This design comes from an exercise in tuning for small area and a short achievable clock period on the open sky130 flow, not from production work. At most, simulation tests tie the RTL to the original design; equivalence was not proved. Not every run is shown, and edits may drop behaviour that the tests do not exercise. The RTL of runs 2 to 4 was laid out without a check of its function.

File: run.sh
#!/bin/bash
# synth_recipe.tcl (not shown) runs the flow's synth.tcl, then flattens the netlist and writes it again
# the make line also repeats each setting of config.mk as NAME=value (left out here)
make -C /OpenROAD-flow-scripts/flow DESIGN_CONFIG=/design/flow/config.mk WORK_HOME=/design/flow/orfs CLKGATE_MAP_FILE= SYNTH_SCRIPT=/design/flow/synth_recipe.tcl finish
File: config.mk
export PLATFORM = sky130hd
export DESIGN_NAME = DCIM
export DESIGN_NICKNAME = DCIM
export VERILOG_FILES = /design/flow/design.v
export SDC_FILE = /design/flow/constraint.sdc
export NUM_CORES = 4
export LEC_CHECK = 0
export CAP_MARGIN = 20
export CORE_MARGIN = 2
export CORE_UTILIZATION = 40
export SLEW_MARGIN = 20
File: constraint.sdc
create_clock -name core_clock -period 2.4 [get_ports {clk}]
set_input_delay 0.4800 -clock core_clock [delete_from_list [all_inputs] [get_ports {clk}]]
set_output_delay 0.4800 -clock core_clock [all_outputs]
set_load 0.01 [all_outputs]
File: design.v
module DCIM (
    input clk,
    input rst_n,
    input in_valid,
    input [127:0] in_data1,
    input [127:0] in_data2,
    input [127:0] in_data3,
    input [127:0] in_data4, 
    output reg out_valid,
    output reg [12:0] O1,
    output reg [12:0] O2,
    output reg [12:0] O3,
    output reg [12:0] O4
);
reg [127:0] in_data1_dff, in_data2_dff, in_data3_dff, in_data4_dff;
always @(posedge clk) begin
    in_data1_dff <= in_data1;
    in_data2_dff <= in_data2;
    in_data3_dff <= in_data3;
    in_data4_dff <= in_data4;
end
reg in_valid_dff, in_valid_d2, in_valid_d3, in_valid_d4, in_valid_d5, in_valid_d6, in_valid_d7, in_valid_d8;
reg [1:0] cnt;
always @(posedge clk or negedge rst_n) begin
    if (!rst_n) begin
        in_valid_dff <= 1'b0;
        in_valid_d2 <= 1'b0;
        in_valid_d3 <= 1'b0;
        in_valid_d4 <= 1'b0;
        in_valid_d5 <= 1'b0;
        in_valid_d6 <= 1'b0;
        in_valid_d7 <= 1'b0;
        in_valid_d8 <= 1'b0;
    end
    else begin
        in_valid_dff <= in_valid;
        in_valid_d2 <= in_valid_dff;
        in_valid_d3 <= in_valid_d2;
        in_valid_d4 <= in_valid_d3;
        in_valid_d5 <= in_valid_d4;
        in_valid_d6 <= in_valid_d5;
        in_valid_d7 <= in_valid_d6;
        in_valid_d8 <= in_valid_d7;
    end
end
reg [4:0] sum1_1 [0:15], sum2_1 [0:15], sum3_1 [0:15], sum4_1 [0:15];
reg [5:0] sum1_2 [0:7], sum2_2 [0:7], sum3_2 [0:7], sum4_2 [0:7];
reg [6:0] sum1_3 [0:3], sum2_3 [0:3], sum3_3 [0:3], sum4_3 [0:3];
reg [7:0] sum1_4 [0:1], sum2_4 [0:1], sum3_4 [0:1], sum4_4 [0:1];
reg [8:0] sum1_5, sum2_5, sum3_5, sum4_5;
generate
    genvar i_1;
    for (i_1 = 0; i_1 < 16; i_1 = i_1 + 1) begin
        always @(posedge clk) begin
            sum1_1[i_1] <= in_data1_dff[127-i_1*8:124-i_1*8] + in_data1_dff[123-i_1*8:120-i_1*8];
            sum2_1[i_1] <= in_data2_dff[127-i_1*8:124-i_1*8] + in_data2_dff[123-i_1*8:120-i_1*8];
            sum3_1[i_1] <= in_data3_dff[127-i_1*8:124-i_1*8] + in_data3_dff[123-i_1*8:120-i_1*8];
            sum4_1[i_1] <= in_data4_dff[127-i_1*8:124-i_1*8] + in_data4_dff[123-i_1*8:120-i_1*8];
        end
    end
endgenerate
generate
    genvar i_2;
    for (i_2 = 0; i_2 < 8; i_2 = i_2 + 1) begin
        always @(posedge clk) begin
            sum1_2[i_2] <= sum1_1[i_2*2] + sum1_1[i_2*2+1];
            sum2_2[i_2] <= sum2_1[i_2*2] + sum2_1[i_2*2+1];
            sum3_2[i_2] <= sum3_1[i_2*2] + sum3_1[i_2*2+1];
            sum4_2[i_2] <= sum4_1[i_2*2] + sum4_1[i_2*2+1];
        end
    end
endgenerate
generate
    genvar i_3;
    for (i_3 = 0; i_3 < 4; i_3 = i_3 + 1) begin
        always @(posedge clk) begin
            sum1_3[i_3] <= sum1_2[i_3*2] + sum1_2[i_3*2+1];
            sum2_3[i_3] <= sum2_2[i_3*2] + sum2_2[i_3*2+1];
            sum3_3[i_3] <= sum3_2[i_3*2] + sum3_2[i_3*2+1];
            sum4_3[i_3] <= sum4_2[i_3*2] + sum4_2[i_3*2+1];
        end
    end
endgenerate
generate
    genvar i_4;
    for (i_4 = 0; i_4 < 2; i_4 = i_4 + 1) begin
        always @(posedge clk) begin
            sum1_4[i_4] <= sum1_3[i_4*2] + sum1_3[i_4*2+1];
            sum2_4[i_4] <= sum2_3[i_4*2] + sum2_3[i_4*2+1];
            sum3_4[i_4] <= sum3_3[i_4*2] + sum3_3[i_4*2+1];
            sum4_4[i_4] <= sum4_3[i_4*2] + sum4_3[i_4*2+1];
        end
    end
endgenerate
always @(posedge clk) begin
    sum1_5 <= sum1_4[0] + sum1_4[1];
    sum2_5 <= sum2_4[0] + sum2_4[1];
    sum3_5 <= sum3_4[0] + sum3_4[1];
    sum4_5 <= sum4_4[0] + sum4_4[1];
end
always @(posedge clk or negedge rst_n) begin
    if (!rst_n) begin
        cnt <= 2'd0;
    end
    else begin
        if (in_valid_d6) begin
            cnt <= cnt + 1;
        end
    end
end
reg [12:0] sum1, sum2, sum3, sum4;
always @(posedge clk or negedge rst_n) begin
    if (!rst_n) begin
        sum1 <= 13'b0;
        sum2 <= 13'b0;
        sum3 <= 13'b0;
        sum4 <= 13'b0;
    end
    else begin
        if (in_valid_d6) begin
            if (~|cnt) begin
                sum1 <= sum1_5;
                sum2 <= sum2_5;
                sum3 <= sum3_5;
                sum4 <= sum4_5;
            end else begin
                sum1 <= {sum1[11:0], 1'b0} + sum1_5;
                sum2 <= {sum2[11:0], 1'b0} + sum2_5;
                sum3 <= {sum3[11:0], 1'b0} + sum3_5;
                sum4 <= {sum4[11:0], 1'b0} + sum4_5;
            end
        end
    end
end
always @(posedge clk or negedge rst_n) begin
    if (!rst_n) begin
        O1 <= 13'b0;
        O2 <= 13'b0;
        O3 <= 13'b0;
        O4 <= 13'b0;
    end
    else begin
        if (in_valid_d7 & ~|cnt) begin
            O1 <= sum1;
            O2 <= sum2;
            O3 <= sum3;
            O4 <= sum4;
        end 
        else begin
            O1 <= 13'b0;
            O2 <= 13'b0;
            O3 <= 13'b0;
            O4 <= 13'b0;
        end
    end
end
always @(posedge clk or negedge rst_n) begin
    if (!rst_n) begin
        out_valid <= 1'b0;
    end
    else begin
        if (in_valid_d7 & ~|cnt) begin
            out_valid <= 1'b1;
        end
        else begin
            out_valid <= 1'b0;
        end
    end
end
endmodule
Figure 1. I/O nets highlighted (run 1).
(1.5 px per um)
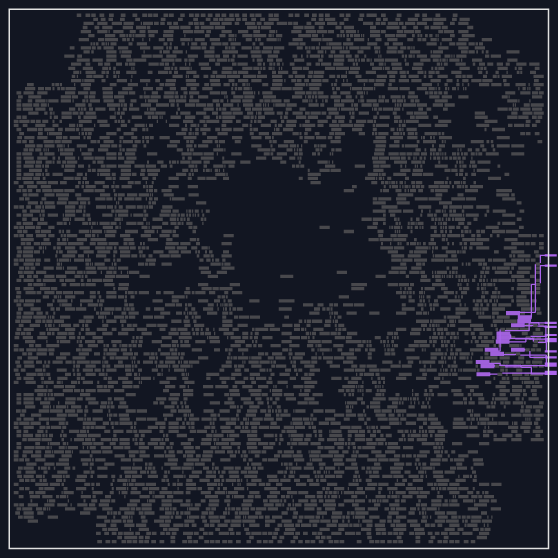
- purple: O2 (bits 13; direction output; edge right; end cells 13; buffers 13; wire 413 um)

Figure 2. M2 wires (run 1).
(1.5 px per um)
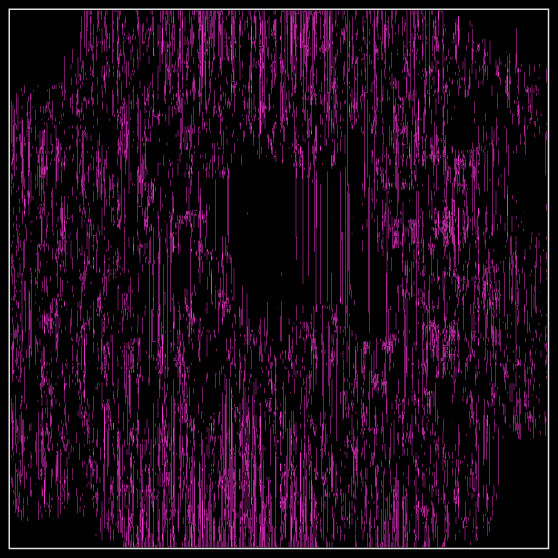
- nets with wire on the layer: 5,149
- wire length on this layer: 49.1 mm
- longest straight run: 117 um
- main direction: vertical
- share of all routed wire: 49%

Figure 3. Gate families picked out (run 1).
(2 px per um)
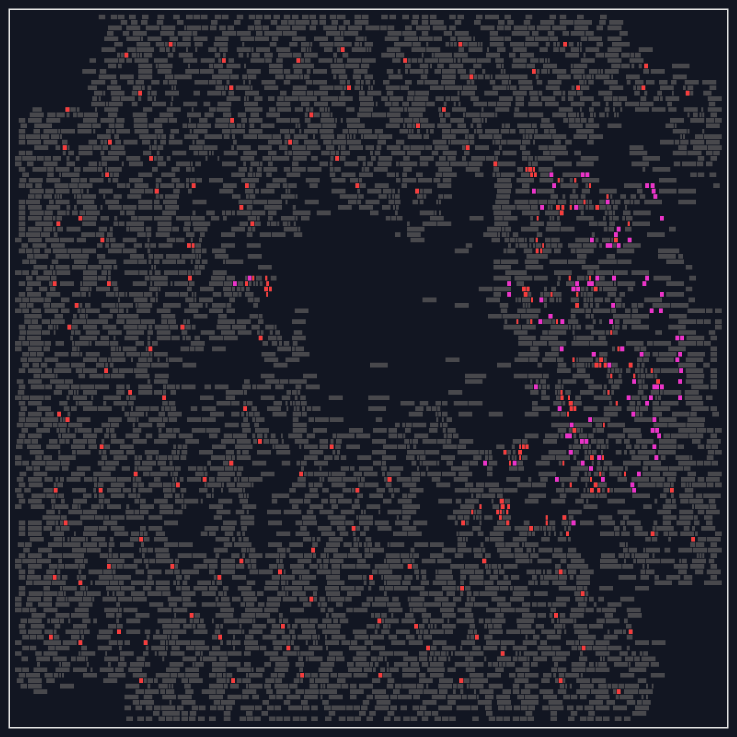
- magenta: AND and OR gates (cells 84; where middle right)
- red: NOR gates (cells 211; where all over the die)

==> results.yml, run 1 <==
yosys:
  netlist_area_um2: 50300
  synth_cell_types: 51
  synth_seq_cells: 1350
  synth_fa_ha_area_share_pct: 20.9
  synth_top_family_by_area: "adder cells"
  async_flop_share_pct: 8.44
  muxShareOfSynthArea_pct: 0.279
  synth-seq-area-share_pct: 54.9
  synthCells: 4120
  synthSimpleGateAreaFrac_pct: 5.45
  synth_edf_count: 0
  synthFlopType: "dfxtp_1"
  synth_nets: 5396
  avgSynthCellArea_um2: 12.2
  synthXorXnorAreaFrac_pct: 6.40
  synth-compound-area-share_pct: 8.91
  yosysWarnings: 17
critical_path:
  crit_chain: "ha_1, inv_1, fa_1, nor2b_1, o31a_1, o22ai_1, and4b_1, or3_1"
  slowest_delay_ns: 0.39
  slowest_stage: "fa_1"
  crit_family: "simple AND/OR/NAND/NOR gates"
  end_kind: "flip-flop"
  setup.worst_path.class: "flip-flop to flip-flop"
  critical_path_depth: 8
  critPathBufInv: 1
  cp.arrival_ns: 2.88
  ff2ff_path_depth: 8
  critical_path_required_ns: 3.02
  path_max_fanout: 4
  worstSetupStartpointType: "flip-flop"
global_route:
  grt_pass1_vias: 30500
  top_usage_layer: "met2"
  grtUsageMet2_pct: 27.6
  grt_pass1_wl_mm: 157
  overflow: 0
  grt_util_met3_pct: 3.77
  grt_max_degree: 62
  antenna_found_initial: 21
  grt.total_usage_pct: 15.8
  grt_util_met1_pct: 18.9
clocking:
  cts_setup_buffers: 0
  cts_buffers: 147
  hold_buffers: 1
  clock-sinks: 1350
  clock_path_buffers: 3
  post_cts_resized: 0
  cts.htree.levels: 4
  cts.clk_slew.worst_paths_ns: 0.06
  cts_tree: "done"
  clock_latency_ns: 0.75
  cts-root-buf: "clkbuf_16"
drt:
  wl_met1_mm: 43.3
  vias_per_cell: 4.47
  dr.pass1.iters: 5
  ant_nets: 0
  drt_iter0_markers: 1005
  drcViolationCount: 0
  drt-total-wl_mm: 100
  dr_wl_met3_mm: 4.89
  top_layer_used: "met5"
  route.met2.wl_mm: 49.1
  post_drt_wl_per_cell_um: 15.2
  vias: 29500
floorplan:
  die_h_um: 358
  core_um2: 125000
  die_w_um: 358
  top_level_ports: 568
  die_area_um2: 128000
  num_rows: 130
  initial_utilization_pct: 40.2
layout:
  drive_above_1_share_pct: 5.81
  final_cell_mix: "1,236 x dfxtp_1, 632 x ha_1, 566 x clkdlybuf4s50_1, 398 x inv_1, 311 x xnor2_1"
  mostFrequentLayoutCell: "dfxtp_1"
  nNetsFinal: 6098
  areaGrowthSynthToFinish_pct: 25.6
  final_util_pct: 50.5
timing:
  final_hold_viol_count: 0
  skew_ns: 0.0206
  tns_ns: 0
  min_period_ns: 2.26
  drv_slew: 0
  rsz0062_at_grt: "no"
  tightest_slew_ns: 0.705
  fmax_mhz: 442
  final.period_utilization_pct: 94.3
  setup_violations: 0
  slew_headroom_pct: 52.6
min_path:
  holdCritPathClass: "input pin to flip-flop"
  hold_depth: 1
job:
  cap_violations: 0
status:
  status: "timing/DRC/antenna clean"
place:
  dp.final_hpwl_mm: 79.9
  port_buffers: 567
  globalplace.congestion: 0.808
## run 1: state kept, by name, indices dropped and copies added (netlist names), 48 cells and up
signal and cells:
in_data1_dff 128, sum3_2 48, in_data2_dff 128, sum1_2 48
sum2_1 80, sum4_1 80, in_data3_dff 128, sum3_1 80
sum2_2 48, sum4_2 48, in_data4_dff 128, sum1_1 80
## run 1: final timing paths
| kind | startpoint | to | slack, ns |
|---|---|---|---|
| setup reg to reg | sum1[0] | sum1[7] | 0.14 |
| hold reg to reg | in_valid_d2 | in_valid_d3 | 0.33 |
| hold / removal | in_data1[113] | in_data1_dff[113] | 0.17 |
| setup / recovery | sum1[0] | sum1[7] | 0.14 |
| max in group asynchronous | rst_n | sum4[12] | 1.55 |
| min in group asynchronous | rst_n | sum2[4] | 0.25 |
## run 1: through the flow
step	setup WS (ns)	instances	hold slack [ns]	instance area (um2)
detailed placement	0.136	6322	0.335	58000
CTS	0.0563	6590	0.0854	63100
finish	0.136	6593	0.169	63100
global placement	0.203	6322	0.332	58000
global route	0.0313	6591	0.103	63100
floorplan	0.348	4120	0.184	50300
## run 1: final cells by class
class,instances,area (um2)
flip-flops and latches,1350,27600
multi-input cells,2343,21100
diodes,3,7.51
fillers,10900,62000
repair buffers,582,5840
clock buffers,210,4330
well taps,1650,2060
clock inverters,57,723
inverters,398,1490
## run 1: cells in the mapped netlist, types with 5 or more instances
cell / instances / share of area (%)
ha_1: 633 / 16
o21bai_1: 24 / 0.36
o211ai_1: 12 / 0.18
o21ai_0: 142 / 1.4
a211oi_1: 8 / 0.12
a21o_1: 191 / 2.9
or3_1: 8 / 0.10
dfxtp_1: 1236 / 49
xor2_1: 56 / 0.98
a2111oi_0: 6 / 0.10
nor2_1: 53 / 0.40
clkbuf_1: 23 / 0.17
o21ai_1: 19 / 0.19
nor2b_1: 122 / 1.5
a21oi_1: 250 / 2.5
inv_1: 398 / 3.0
mux2i_1: 5 / 0.10
o31ai_2: 5 / 0.12
a22o_1: 12 / 0.21
mux2_2: 8 / 0.18
or2_2: 8 / 0.10
xnor2_1: 311 / 5.4
a221o_1: 8 / 0.16
nor4_1: 14 / 0.17
nand3_1: 17 / 0.17
nand2_1: 52 / 0.39
and3_1: 60 / 0.75
fa_1: 128 / 5.1
dfrtp_1: 114 / 5.7
nor3_1: 22 / 0.22
nand2b_1: 115 / 1.4
--- run 2: outline of the changes from run 1 ---
design.v: 170 -> 1021 lines; modules unchanged: 0
  DCIM: edited, 170 -> 1021 lines
Figure 4. M2 wires (run 2).
(2 px per um)
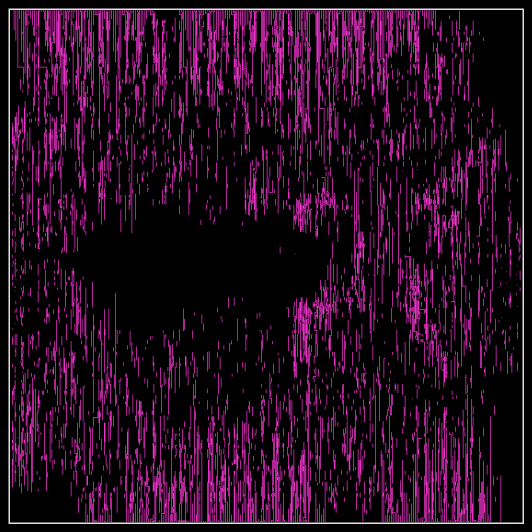
- longest straight run: 79.7 um
- main direction: vertical

Figure 5. Routed metal per tile (run 2).
(1.5 px per um) The die is cut into 26 by 26 equal tiles; black is low, pale yellow is high, scaled to the fullest tile. Values are wire area over tile area, all layers added.
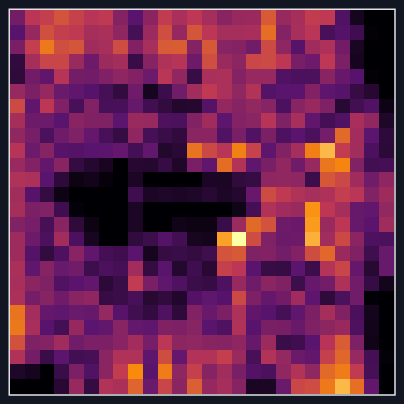
- fullest tile: 0.40
- tiles over half the peak: 13%
- densest ninth of the die: middle right
- nearly empty tiles: 7.4%

Figure 6. I/O nets highlighted (run 2).
(2 px per um)
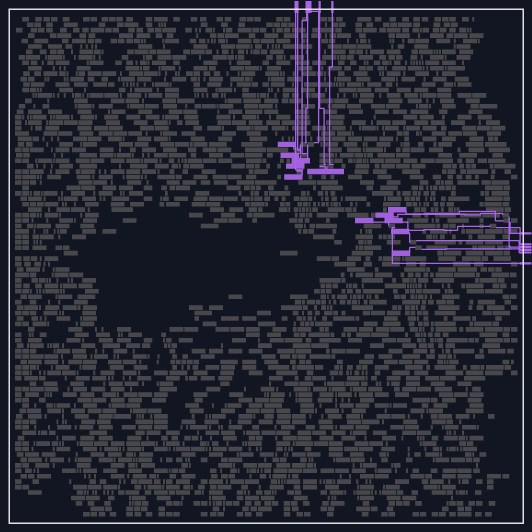
- purple: O2 (bits 13; direction output; edge 7 top, 6 right; end cells 13; buffers 13; wire 1,010 um)

==> run 2 against run 1 <==
Cell count fell by 46%. Non-clock buffer count rose by 53. Routed wire length is 49% lower. Now fails the layout checks on negative setup slack. Maximum frequency shrank 9.1%. Register-to-register slack lost 0.23 ns. Critical path depth is 1 higher. Synthesized area shrank 49%.
==> results.yml, run 2 <==
status:
  status: "finished with violations"
  check.faults: "negative setup slack"
floorplan:
  num_rows: 92
  initial_utilization_pct: 40.4
  top_level_ports: 568
  die_area_um2: 65700
  die_w_um: 256
  die_h_um: 256
  core_um2: 63000
timing:
  setup_violations: 6
  layout_setup_ws_ns: -0.0913
  tightest_slew_ns: 0.753
  min_period_ns: 2.49
  skew_ns: 0.0258
  slew_headroom_pct: 49.8
  final_hold_viol_count: 0
  rsz0062_at_grt: "yes"
  fmax_mhz: 401
  final.period_utilization_pct: 104
  holdWs_ns: 0.320
  drv_slew: 0
min_path:
  holdCritPathClass: "flip-flop to flip-flop"
critical_path:
  path_max_fanout: 9
  worstSetupStartpointType: "flip-flop"
  end_kind: "flip-flop"
  critical_path_required_ns: 2.74
  setup.worst_path.class: "flip-flop to flip-flop"
  cp.arrival_ns: 2.83
layout:
  area.sequential_um2: 10700
  mostFrequentLayoutCell: "inv_1"
  areaGrowthSynthToFinish_pct: 37.1
  drive_above_1_share_pct: 8.77
  multi_input_area_um2: 12700
  fill_cells: 5375
  nNetsFinal: 3731
  final_cell_mix: "629 x inv_1, 566 x clkdlybuf4s50_1, 463 x fa_1, 378 x dfxtp_1, 61 x dfrtp_1"
  antenna_cells: 0
  fin_area_um2: 34900
clocking:
  clock-sinks: 494
  cts_buffers: 52
  cts.htree.levels: 2
  cts-root-buf: "clkbuf_16"
  clock_path_buffers: 3
  cts_tree: "done"
  clock_latency_ns: 0.59
  cts.clk_slew.worst_paths_ns: 0.06
yosys:
  avgSynthCellArea_um2: 12.6
  synthSimpleGateAreaFrac_pct: 4.13
  synth_top_family_by_area: "adder cells"
  yosysWarnings: 1
  synth_fa_ha_area_share_pct: 39.5
  synth_edf_count: 52
  synthCells: 2016
  synth-seq-area-share_pct: 42.1
  synth-compound-area-share_pct: 2.70
  synthXorXnorAreaFrac_pct: 1.93
  synthFlopType: "dfxtp_1"
  synth_seq_cells: 494
  netlist_area_um2: 25400
  synth_largest_area_cell: "fa_1"
  yosys-top-cells-area: "fa_1 37%, dfxtp_1 30%, inv_1 9.4%, edfxtp_1 6.1%, dfrtp_1 6.1%"
  netlist.area_leader.share_pct: 36.8
  synthTopCellsByCount: "635 x inv_1, 468 x fa_1, 380 x dfxtp_1"
  async_flop_share_pct: 12.6
  synth_nets: 3053
  yosysMostFrequentCell: "inv_1"
  synth_cell_types: 39
  muxShareOfSynthArea_pct: 0.0885
job:
  cap_violations: 0
drt:
  post_drt_wl_per_cell_um: 14.4
  vias_per_cell: 4.15
  ant_nets: 0
  vias: 14900
  drcViolationCount: 0
  drt_iter0_markers: 356
  drt-total-wl_mm: 51.5
  dr.pass1.iters: 4
global_route:
  overflow: 0
  grt_pass1_wl_mm: 85.0
  grt_max_degree: 40
  grt.total_usage_pct: 16.3
  grt_pass1_vias: 17300
  antenna_found_initial: 1
place:
  place_area_um2: 32600
  dp.final_hpwl_mm: 44.0
  port_buffers: 567
  globalplace.congestion: 0.897
run 2: repair_timing:
item / in CTS / in global routing
hold endpoints to repair: 27 / 0
hold buffers: 1 / 0
gates resized for setup: 38 / 56
endpoints found under the setup margin: 26 / 33
buffers inserted: 8 / 8
cloned: 1 / 0
pin swaps: 17 / 31
run 2: final timing paths:
check	start	to	slack, ns	depth (start not counted)
worst min-delay path	S4_r2[7]	S4_r3[7]	0.32	0
worst max register to register	cnt[0]	acc2[12]	-0.09	9
max in group asynchronous	rst_n	O3[1]	1.22	3
min in group asynchronous	rst_n	out_valid	0.51	2
worst min register to register	S4_r2[7]	S4_r3[7]	0.32	0
worst max-delay path	cnt[0]	acc2[12]	-0.09	9
run 2: kinds of logic after synthesis:
family,after synthesis
buffers and inverters,646
DFF,494
muxes,2
adders and majority gates,522
AOI/OAI and AO/OA,110
and+or+nand+nor,186
xor gates and xnor gates,56
run 2: cell type report:
| type | instances | share of cell area [%] |
|---|---|---|
| clock buffers | 81 | 4.57 |
| clock inverters | 17 | 0.387 |
| inverters | 635 | 6.83 |
| multi-input cells | 876 | 36.5 |
| flip-flops and latches | 494 | 30.7 |
| well taps | 846 | 3.03 |
| repair buffers | 635 | 18.0 |
run 2: critical path: stages (launching register included):
cell	delay, ns
dfrtp_1	0.40
inv_2	0.08
ha_4	0.18
buf_6	0.15
nor2b_1	0.07
ha_1	0.33
a211oi_4	0.08
or4_4	0.55
o21a_1	0.13
o32a_1	0.27
run 2: metal layers:
layer / track usage, % / vias to the layer above / part of all wire, %
met4: 4.92 / 0 / 2.6
met1: 20.2 / 7373 / 41
met2: 29.3 / 304 / 53
li1: - / 7129 / -
met3: 2.41 / 81 / 3.6
met5: 0 / - / 0
run 2: stage by stage:
stage	utilization (%)	TNS, ns	cells	setup WS, ns
after global placement	51.7	-24.95	3468	-0.317
after CTS	54.9	-0.323	3576	-0.0886
after global routing	55.4	-1.96	3584	-0.210
after detailed placement	51.7	-26.59	3468	-0.331
final	55.4	-0.300	3584	-0.0913
after floorplan	-	-0.260	2016	-0.0948
==> run 3: changes to the inputs <==
==> flow/run.sh (new file) <==
#!/bin/bash
# Standard ORFS layout with two changes:
#  - SYNTH_ARGS=-noabc: skip the abc -fast inside Yosys's generic synth, so the
#    full adders written in the RTL reach extract_fa in their plain polarity
#    (no inverters around every full adder); the final liberty abc still runs.
#  - port buffers use buf_1.
set -euo pipefail
bash standard.sh SYNTH_ARGS=-noabc "BUFFER_PORTS_ARGS=-buffer_cell sky130_fd_sc_hd__buf_1" finish > flow_make.log 2>&1
==> standard.sh (new file) <==
#!/bin/bash
# synth_recipe.tcl (not shown) runs the flow's synth.tcl, then flattens the netlist and writes it again
# the make line also repeats each setting of config.mk as NAME=value (left out here)
make -C /OpenROAD-flow-scripts/flow DESIGN_CONFIG=/design/flow/config.mk WORK_HOME=/design/flow/orfs CLKGATE_MAP_FILE= SYNTH_SCRIPT=/design/flow/synth_recipe.tcl "${@:-finish}"
removed: run.sh
Figure 7. Gate families picked out (run 3).
(3 px per um)
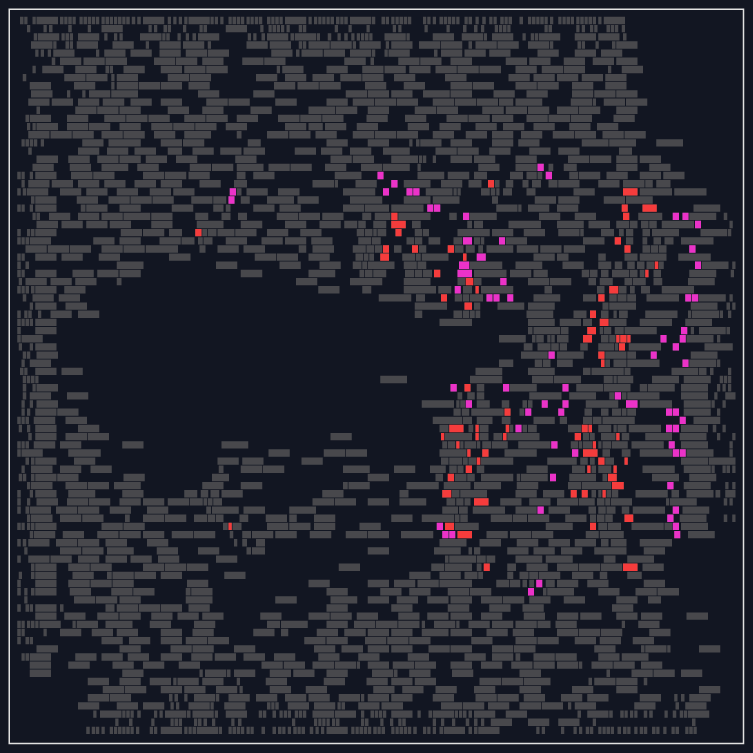
- magenta: AND and OR gates (cells 69)
- red: NOR gates (cells 73; where middle right)

Figure 8. Placed standard cells (run 3).
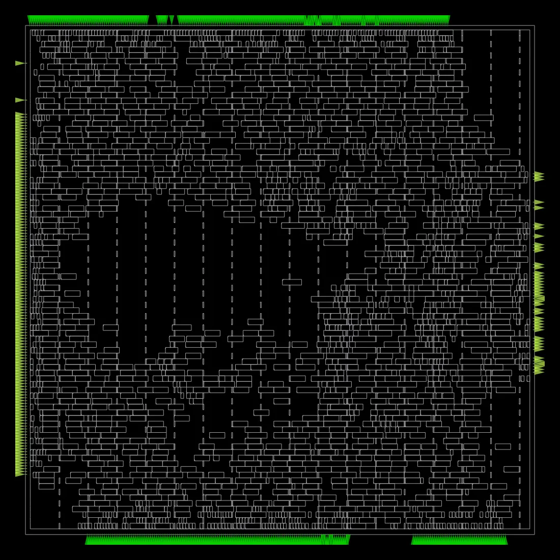
num sequential: 494
Tapcells: 765

Figure 9. I/O nets highlighted (run 3).
(2 px per um)
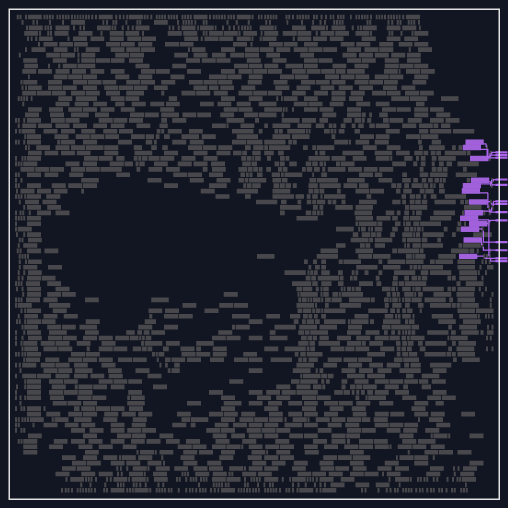
- purple: O2 (bits 13; direction output; edge right; end cells 13; buffers 13; wire 150 um)

==> run 3 against run 2 <==
Critical endpoint is now acc3[11]. Critical path depth is 3 higher. Sequential share of layout area increased by 6.2 points. The layout still fails its checks (negative setup slack). Non-clock buffer count grew 14. First-iteration DRC count up 26%. Critical path type unchanged. Register-to-register slack lost 0.04 ns. Hold slack got worse by 0.013 ns. Cell count decreased by 20%.
==> results.yml, run 3 <==
status:
  status: "finished with violations"
  check.faults: "negative setup slack"
clocking:
  clock_latency_ns: 0.59
  cts.htree.levels: 2
  cts.clk_slew.worst_paths_ns: 0.07
  clock_path_buffers: 3
  cts_tree: "done"
  clock-sinks: 494
  cts_buffers: 50
  cts-root-buf: "clkbuf_16"
place:
  dp.final_hpwl_mm: 36.1
  globalplace.congestion: 0.863
  preCtsSetupSlack_ns: -0.147
  dp.cells: 2741
  port_buffers: 567
global_route:
  grtUsageMet2_pct: 25.2
  grt_util_met3_pct: 2.26
  grt.total_usage_pct: 14.9
  grt_max_degree: 29
  overflow: 0
  grt_pass1_vias: 14400
  grt_util_met1_pct: 20.1
  antenna_found_initial: 0
  grt_pass1_wl_mm: 71.0
  top_usage_layer: "met2"
floorplan:
  num_rows: 88
  die_area_um2: 59600
  initial_utilization_pct: 40.2
  die_h_um: 244
  die_w_um: 244
  top_level_ports: 568
  core_um2: 57400
yosys:
  async_flop_share_pct: 12.6
  avgSynthCellArea_um2: 16.7
  netlist_area_um2: 23100
  synthFlopType: "dfxtp_1"
  netlist.area_leader.share_pct: 40.6
  synth_cell_types: 47
  synthCells: 1381
  yosys-top-cells-area: "fa_1 41%, dfxtp_1 33%, edfxtp_1 6.8%, dfrtp_1 6.7%, ha_1 2.9%"
  synth_nets: 2418
  synth_edf_count: 52
  synth_seq_cells: 494
  synthTopCellsByCount: "468 x fa_1, 380 x dfxtp_1, 62 x dfrtp_1"
  synth_largest_area_cell: "fa_1"
  synth-seq-area-share_pct: 46.4
  yosysWarnings: 1
  yosysMostFrequentCell: "fa_1"
timing:
  layout_setup_ws_ns: -0.133
  final.period_utilization_pct: 106
  holdWs_ns: 0.306
  final_hold_viol_count: 0
  tns_ns: -0.877
  tightest_slew_ns: 0.864
  fmax_mhz: 395
  rsz0062_at_grt: "yes"
  setup_violations: 15
  slew_headroom_pct: 42.4
  min_period_ns: 2.53
  drv_slew: 0
  skew_ns: 0.0252
drt:
  dr_wl_met3_mm: 1.78
  post_drt_wl_per_cell_um: 15.2
  drt-total-wl_mm: 43.6
  route.met2.wl_mm: 22.3
  dr.pass1.iters: 4
  top_layer_used: "met4"
  vias_per_cell: 4.45
  ant_nets: 0
  vias: 12800
  wl_met1_mm: 18.7
  drcViolationCount: 0
  drt_iter0_markers: 449
critical_path:
  reg2reg_slack_ns: -0.13
  critPathBufInv: 3
  crit_family: "adder cells"
  ff2ff_path_depth: 12
  worst_r2r_endpoint: "acc3[11]"
  cp.arrival_ns: 2.88
  critical_path_required_ns: 2.74
  slowest_stage: "dfrtp_1"
  rr_startpoint: "cnt[1]"
  worstSetupStartpointType: "flip-flop"
  end_kind: "flip-flop"
  path_max_fanout: 8
  setup.worst_path.class: "flip-flop to flip-flop"
  crit_chain: "inv_2, ha_4, buf_6, buf_12, nor2b_4, ha_2, fa_2, a211oi_4, nor2_4, o2111ai_2, xor2_1, nor2_1"
  slowest_delay_ns: 0.39
layout:
  drive_above_1_share_pct: 11.9
  areaGrowthSynthToFinish_pct: 25.6
  mostFrequentLayoutCell: "buf_1"
  final_cell_mix: "566 x buf_1, 464 x fa_1, 380 x dfxtp_1, 70 x buf_4, 61 x dfrtp_1"
  nNetsFinal: 3107
  antenna_cells: 0
  finalNonFillerCells: 2876
min_path:
  min_from: "S4_r4[8]"
  min_to: "S4_r5[8]"
  hold_depth: 0
  holdCritPathClass: "flip-flop to flip-flop"
job:
  cap_violations: 0
## run 3: changes by cell type after synthesis, moves of 4 or more
cell / before / now
inv_1: 635 / 9
a21oi_1: 40 / 28
nand2_1: 24 / 15
nand2b_1: 2 / 9
o21bai_1: 13 / 6
nor2_1: 33 / 28
o211ai_1: 7 / 2
o21ai_0: 13 / 18
xnor2_1: 34 / 30
## run 3: per-stage QoR
step	area, um2	utilization (%)
3_3_place_gp	26500	46.3
4_1_cts	28500	49.7
6_report	29000	50.5
3_5_place_dp	26500	46.3
5_1_grt	29000	50.5
2_1_floorplan	23200	-
## run 3: area by class of cell
type / count / area [um2]
timing repair buffer: 649 / 2830
clock buffer: 69 / 1460
inverter: 9 / 33.8
sequential: 494 / 10700
fill: 4887 / 28400
clock inverter: 24 / 283
multi-input combinational: 866 / 12700
tap: 765 / 957
## run 3: timing repair
action	4_1_cts	5_1_grt
pin swaps	30	56
gates resized for setup	21	63
setup endpoints to repair	17	27
gates cloned	1	0
hold endpoints to repair	20	0
buffers inserted	15	26
hold buffers	2	0
## run 3: logic make-up (layout without fill, tap and decap cells)
kind of cell / count (synthesis) / count (layout) / synth area share (%)
flops: 494 / 494 / 46.4
simple gates: 187 / 187 / 4.60
mux: 2 / 2 / 0.0976
xor+xnor: 49 / 49 / 1.86
fa+ha+maj: 522 / 522 / 43.5
compound gates: 106 / 106 / 3.06
buf+inv: 21 / 751 / 0.417
## run 3: worst max-delay path by stage
stage	startpoint	end	slack [ns]	cells after the start
floorplan	cnt[0]	acc4[12]	-0.13	11
global placement	cnt[1]	acc2[12]	-0.05	10
detailed placement	cnt[1]	acc2[12]	-0.15	10
CTS	cnt[0]	acc3[10]	-0.15	11
global route	cnt[1]	acc3[11]	-0.22	12
finish	cnt[1]	acc3[11]	-0.13	12
==> run 4: too many edits to list; what changed since run 3 <==
design.v: 1021 -> 1021 lines; modules unchanged: 0
  DCIM: edited, 1021 -> 1021 lines
==> run.sh (new file) <==
#!/bin/bash
# synth_recipe.tcl (not shown) runs the flow's synth.tcl, then flattens the netlist and writes it again
# the make line also repeats each setting of config.mk as NAME=value (left out here)
make -C /OpenROAD-flow-scripts/flow DESIGN_CONFIG=/design/flow/config.mk WORK_HOME=/design/flow/orfs CLKGATE_MAP_FILE= SYNTH_SCRIPT=/design/flow/synth_recipe.tcl finish
removed: flow/run.sh
removed: standard.sh
Figure 10. Gate families picked out (run 4).
(3 px per um)
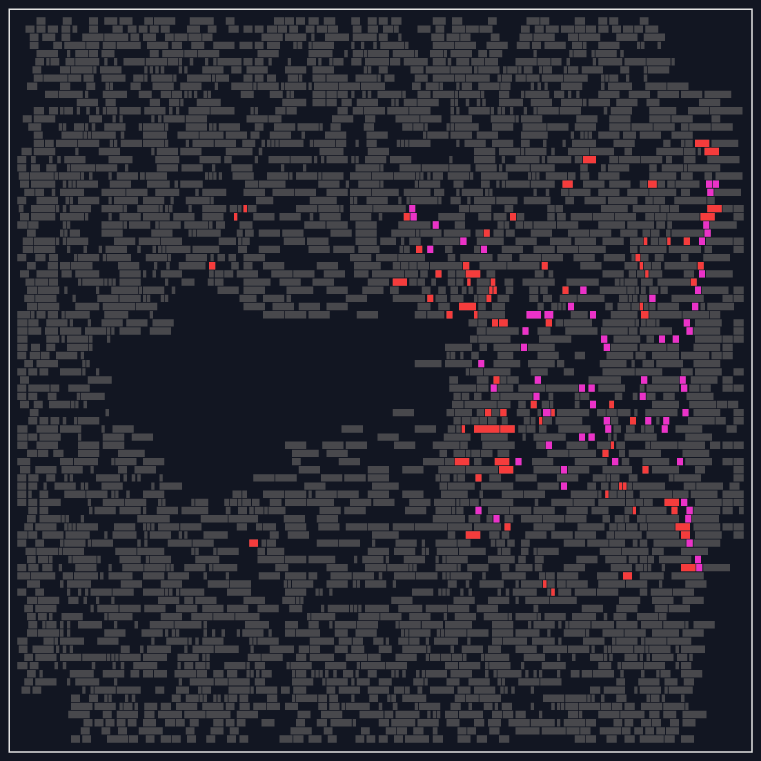
- red: NOR gates (cells 75)
- magenta: AND and OR gates (cells 63; where middle right)

Figure 11. I/O nets highlighted (run 4).
(2 px per um)
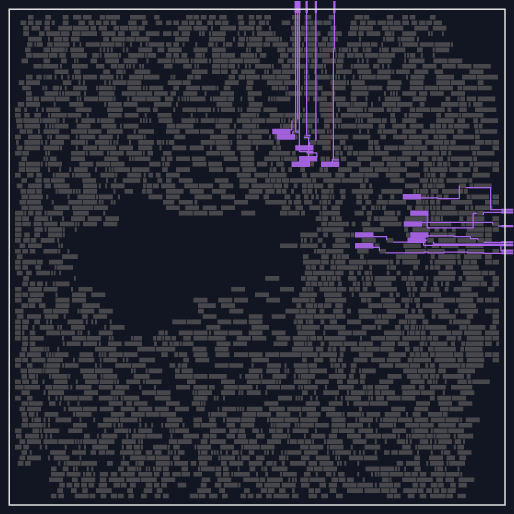
- purple: O2 (bits 13; direction output; edge 7 right, 6 top; end cells 13; buffers 13; wire 796 um)

Figure 12. M2 wires (run 4).
(2 px per um)
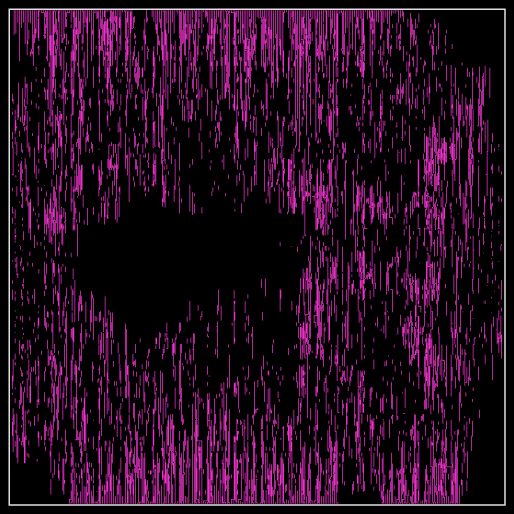
- main direction: vertical
- share of all routed wire: 55%
- longest straight run: 70.6 um
- wire length on this layer: 26.9 mm
- nets with wire on the layer: 3,206

==> run 4 against run 3 <==
Still fails the layout checks on negative setup slack. Synthesized cell count increased by 37%. Worst setup slack got worse by 0.36 ns. Non-clock buffer count up 34. Critical endpoint is now S1_r1[7]. Highest routed layer unchanged.
==> results.yml, run 4 <==
yosys:
  netlist_area_um2: 23600
  synthTopCellsByCount: "600 x inv_1, 468 x fa_1, 300 x dfxtp_1"
  muxShareOfSynthArea_pct: 0.0423
  yosysMostFrequentCell: "inv_1"
  synth_fa_ha_area_share_pct: 42.5
  synth-seq-area-share_pct: 38.6
  synthFlopType: "dfxtp_1"
  netlist.area_leader.share_pct: 39.6
  synthXorXnorAreaFrac_pct: 1.89
  synth_edf_count: 52
  yosys-top-cells-area: "fa_1 40%, dfxtp_1 25%, inv_1 9.5%, edfxtp_1 6.6%, dfrtp_1 6.6%"
  yosysWarnings: 1
  async_flop_share_pct: 15.0
  synth_cell_types: 49
  synth_largest_area_cell: "fa_1"
  synth_top_family_by_area: "adder cells"
  avgSynthCellArea_um2: 12.5
  synthCells: 1889
  synth_seq_cells: 414
  synthSimpleGateAreaFrac_pct: 4.34
  synth-compound-area-share_pct: 2.96
  synth_nets: 2926
critical_path:
  worstSetupStartpointType: "flip-flop"
  worst_r2r_endpoint: "S1_r1[7]"
  crit_top_cell: "fa_2"
  path_max_fanout: 3
  slowest_stage: "fa_1"
  slowest_delay_ns: 0.55
  end_kind: "flip-flop"
  setup.worst_path.class: "flip-flop to flip-flop"
  reg2reg_slack_ns: -0.49
  cp.arrival_ns: 3.39
  critical_path_required_ns: 2.90
  crit_chain: "inv_2, fa_1, fa_2, fa_2, fa_2, inv_2, ha_4, a21o_1, a21oi_2, xnor2_1"
  rr_startpoint: "p1_r0[9]"
  ff2ff_path_depth: 10
layout:
  drive_above_1_share_pct: 22.7
  final_util_pct: 57.9
  fill_cells: 4853
  mostFrequentLayoutCell: "inv_1"
  antenna_cells: 0
  areaGrowthSynthToFinish_pct: 43.6
  finalNonFillerCells: 3412
  nNetsFinal: 3642
  final_cell_mix: "466 x inv_1, 319 x fa_1, 294 x dfxtp_1, 205 x dlygate4sd2_1, 204 x clkdlybuf4s50_1"
place:
  port_buffers: 567
  dp.cells: 3289
  globalplace.congestion: 0.863
  dp.final_hpwl_mm: 41.4
  preCtsSetupSlack_ns: -0.890
clocking:
  cts_buffers: 42
  clock_latency_ns: 0.57
  clock_path_buffers: 3
  cts.clk_slew.worst_paths_ns: 0.06
  cts.htree.levels: 2
  clock-sinks: 414
  cts-root-buf: "clkbuf_16"
  cts_tree: "done"
timing:
  slew_headroom_pct: 47.7
  skew_ns: 0.0254
  drv_slew: 0
  final.period_utilization_pct: 121
  final_hold_viol_count: 0
  min_period_ns: 2.89
  layout_setup_ws_ns: -0.493
  setup_violations: 44
  holdWs_ns: 0.314
  tightest_slew_ns: 0.784
  rsz0062_at_grt: "yes"
  fmax_mhz: 346
drt:
  dr.pass1.iters: 4
  vias: 14500
  ant_nets: 0
  post_drt_wl_per_cell_um: 14.3
  drt_iter0_markers: 311
  drcViolationCount: 0
  vias_per_cell: 4.25
  drt-total-wl_mm: 48.9
floorplan:
  core_um2: 58700
  initial_utilization_pct: 40.3
  die_area_um2: 61100
  die_w_um: 247
  top_level_ports: 568
  die_h_um: 247
  num_rows: 89
min_path:
  hold_depth: 0
  min_from: "S4_r4[6]"
  holdCritPathClass: "flip-flop to flip-flop"
  min_to: "S4_r5[6]"
status:
  check.faults: "negative setup slack"
  status: "finished with violations"
job:
  cap_violations: 0
global_route:
  grt.total_usage_pct: 16.4
  grt_max_degree: 63
  grt_pass1_wl_mm: 79.2
  overflow: 0
  grt_pass1_vias: 16600
  antenna_found_initial: 0
## run 4: how the worst max path moves through the flow
stage	startpoint	endpoint	slack (ns)	cells past startpoint
floorplan	p1_r0[9]	S1_r1[7]	-0.39	11
CTS	p1_r0[9]	S1_r1[7]	-0.51	10
detailed placement	in_data1[14]	p1_r0[8]	-0.89	7
finish	p1_r0[9]	S1_r1[7]	-0.49	10
global route	p1_r0[9]	S1_r1[8]	-0.58	11
global placement	in_data2[2]	p2_r0[8]	-0.88	7
## run 4: repair_timing
item / in CTS / in global routing
setup endpoints to repair: 77 / 74
buffers inserted: 30 / 29
pin swaps: 185 / 207
resized for setup: 432 / 309
hold buffers: 1 / 0
hold endpoints to repair: 62 / 0
## run 4: stage by stage
| stage | instance area, um2 | TNS, ns |
|---|---|---|
| 6_report | 34000 | -11.01 |
| 5_1_grt | 34000 | -15.82 |
| 4_1_cts | 33100 | -10.71 |
| 3_5_place_dp | 31300 | -65.93 |
| 3_3_place_gp | 31300 | -63.33 |
| 2_1_floorplan | 24100 | -10.35 |
## run 4: final cells by class
class,instances,area (um2),share of cell area (%)
well taps,773,967,2.85
clock buffers,56,1250,3.69
clock inverters,22,225,0.663
repair buffers,683,6660,19.6
multi-input cells,864,13500,39.6
flip-flops and latches,414,9130,26.9
inverters,600,2260,6.66
## run 4: kinds of logic (layout without fill, tap and decap cells)
group           Yosys count  in the layout
buf+inv                 611           1361
compound gates          106            106
fa+ha+maj               522            522
mux                       1              1
xor+xnor                 51             51
simple gates            184            184
flops                   414            414
## run 4: layer usage
metal | global-route usage (%) | wire length [um]
met5 | 0 | 0
met4 | 4.52 | 1050
met3 | 2.38 | 1800
met2 | 30.3 | 26900
met1 | 19.7 | 19200
## run 4: worst max-delay path, delay by kind of cell (launching register included)
| kind | cells | cell delay [ns] |
|---|---|---|
| adders and majority gates | 5 | 1.91 |
| buffers and inverters | 2 | 0.12 |
| xor gates and xnor gates | 1 | 0.12 |
| AOI/OAI and AO/OA | 2 | 0.34 |
| DFF | 1 | 0.35 |

==> screenshots <==
Placed standard cells.
shot_01.png
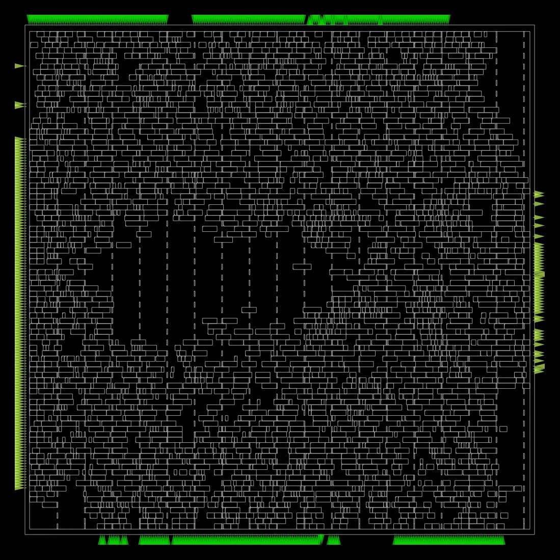
shot_02.png
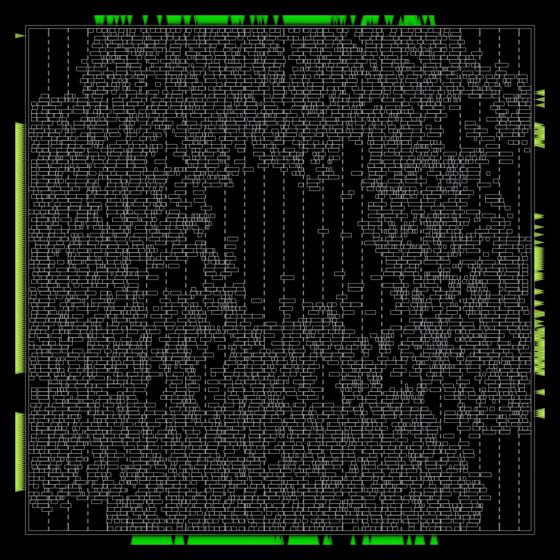
For run 1, see shot_02.png.
For run 2, see shot_01.png.


==> layout pictures side by side <==
Routed metal per tile.
panel A
(1.5 px per um) The die is cut into 24 by 24 equal tiles; black is low, pale yellow is high, scaled to the fullest tile. Values are wire area over tile area, all layers added.
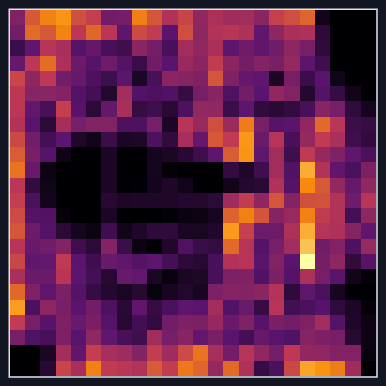
panel B
(1 px per um) The die is cut into 36 by 36 equal tiles; black is low, pale yellow is high, scaled to the fullest tile. Values are wire area over tile area, all layers added.
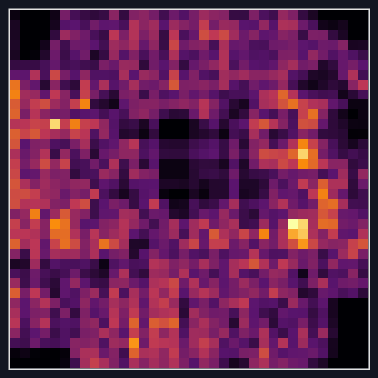
panel C
(1.5 px per um) The die is cut into 25 by 25 equal tiles; black is low, pale yellow is high, scaled to the fullest tile. Values are wire area over tile area, all layers added.
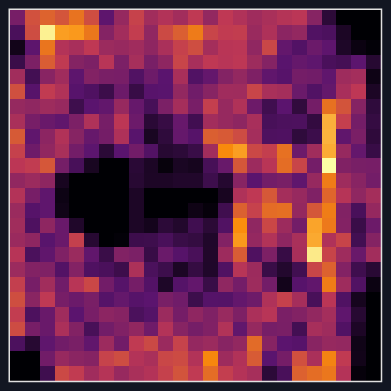
Run 1 is panel B.
Run 4 is panel C.
Run 3 is panel A.
- largest die: panel B

-- static timing again, ports no longer ideal --
No port has a modelled driver above. Below, the same layouts with a new extraction and two added sets of constraints. Step 1, drivers: a clkbuf_16 drives clk and a buf_2 each remaining input, both assumed. Step 2 times the ports against the registers' clock, not the clock port: input delays grow and output delays shrink by t, the midpoint of the rising clock arrivals with the driver on. Slacks: ideal / step 1 / step 2; pairs: ideal / step 1.
| run | shift t [ns] | setup WS [ns] | worst setup path at the end | clock arrival spread, ns |
|---|---|---|---|---|
| run 1 | 0.812 | 0.136 / 0.086 / 0.136 | register to register | 0.025 / 0.025 |
| run 2 | 0.636 | -0.091 / -0.091 / -0.347 | input to register | 0.033 / 0.032 |
| run 3 | 0.631 | -0.133 / -0.133 / -0.133 | register to register | 0.029 / 0.029 |
| run 4 | 0.611 | -0.493 / -0.493 / -0.573 | input to register | 0.029 / 0.029 |
The setup slack of run 2, which loses most, moves by 0.000 ns with the drivers and by -0.256 ns with both steps.
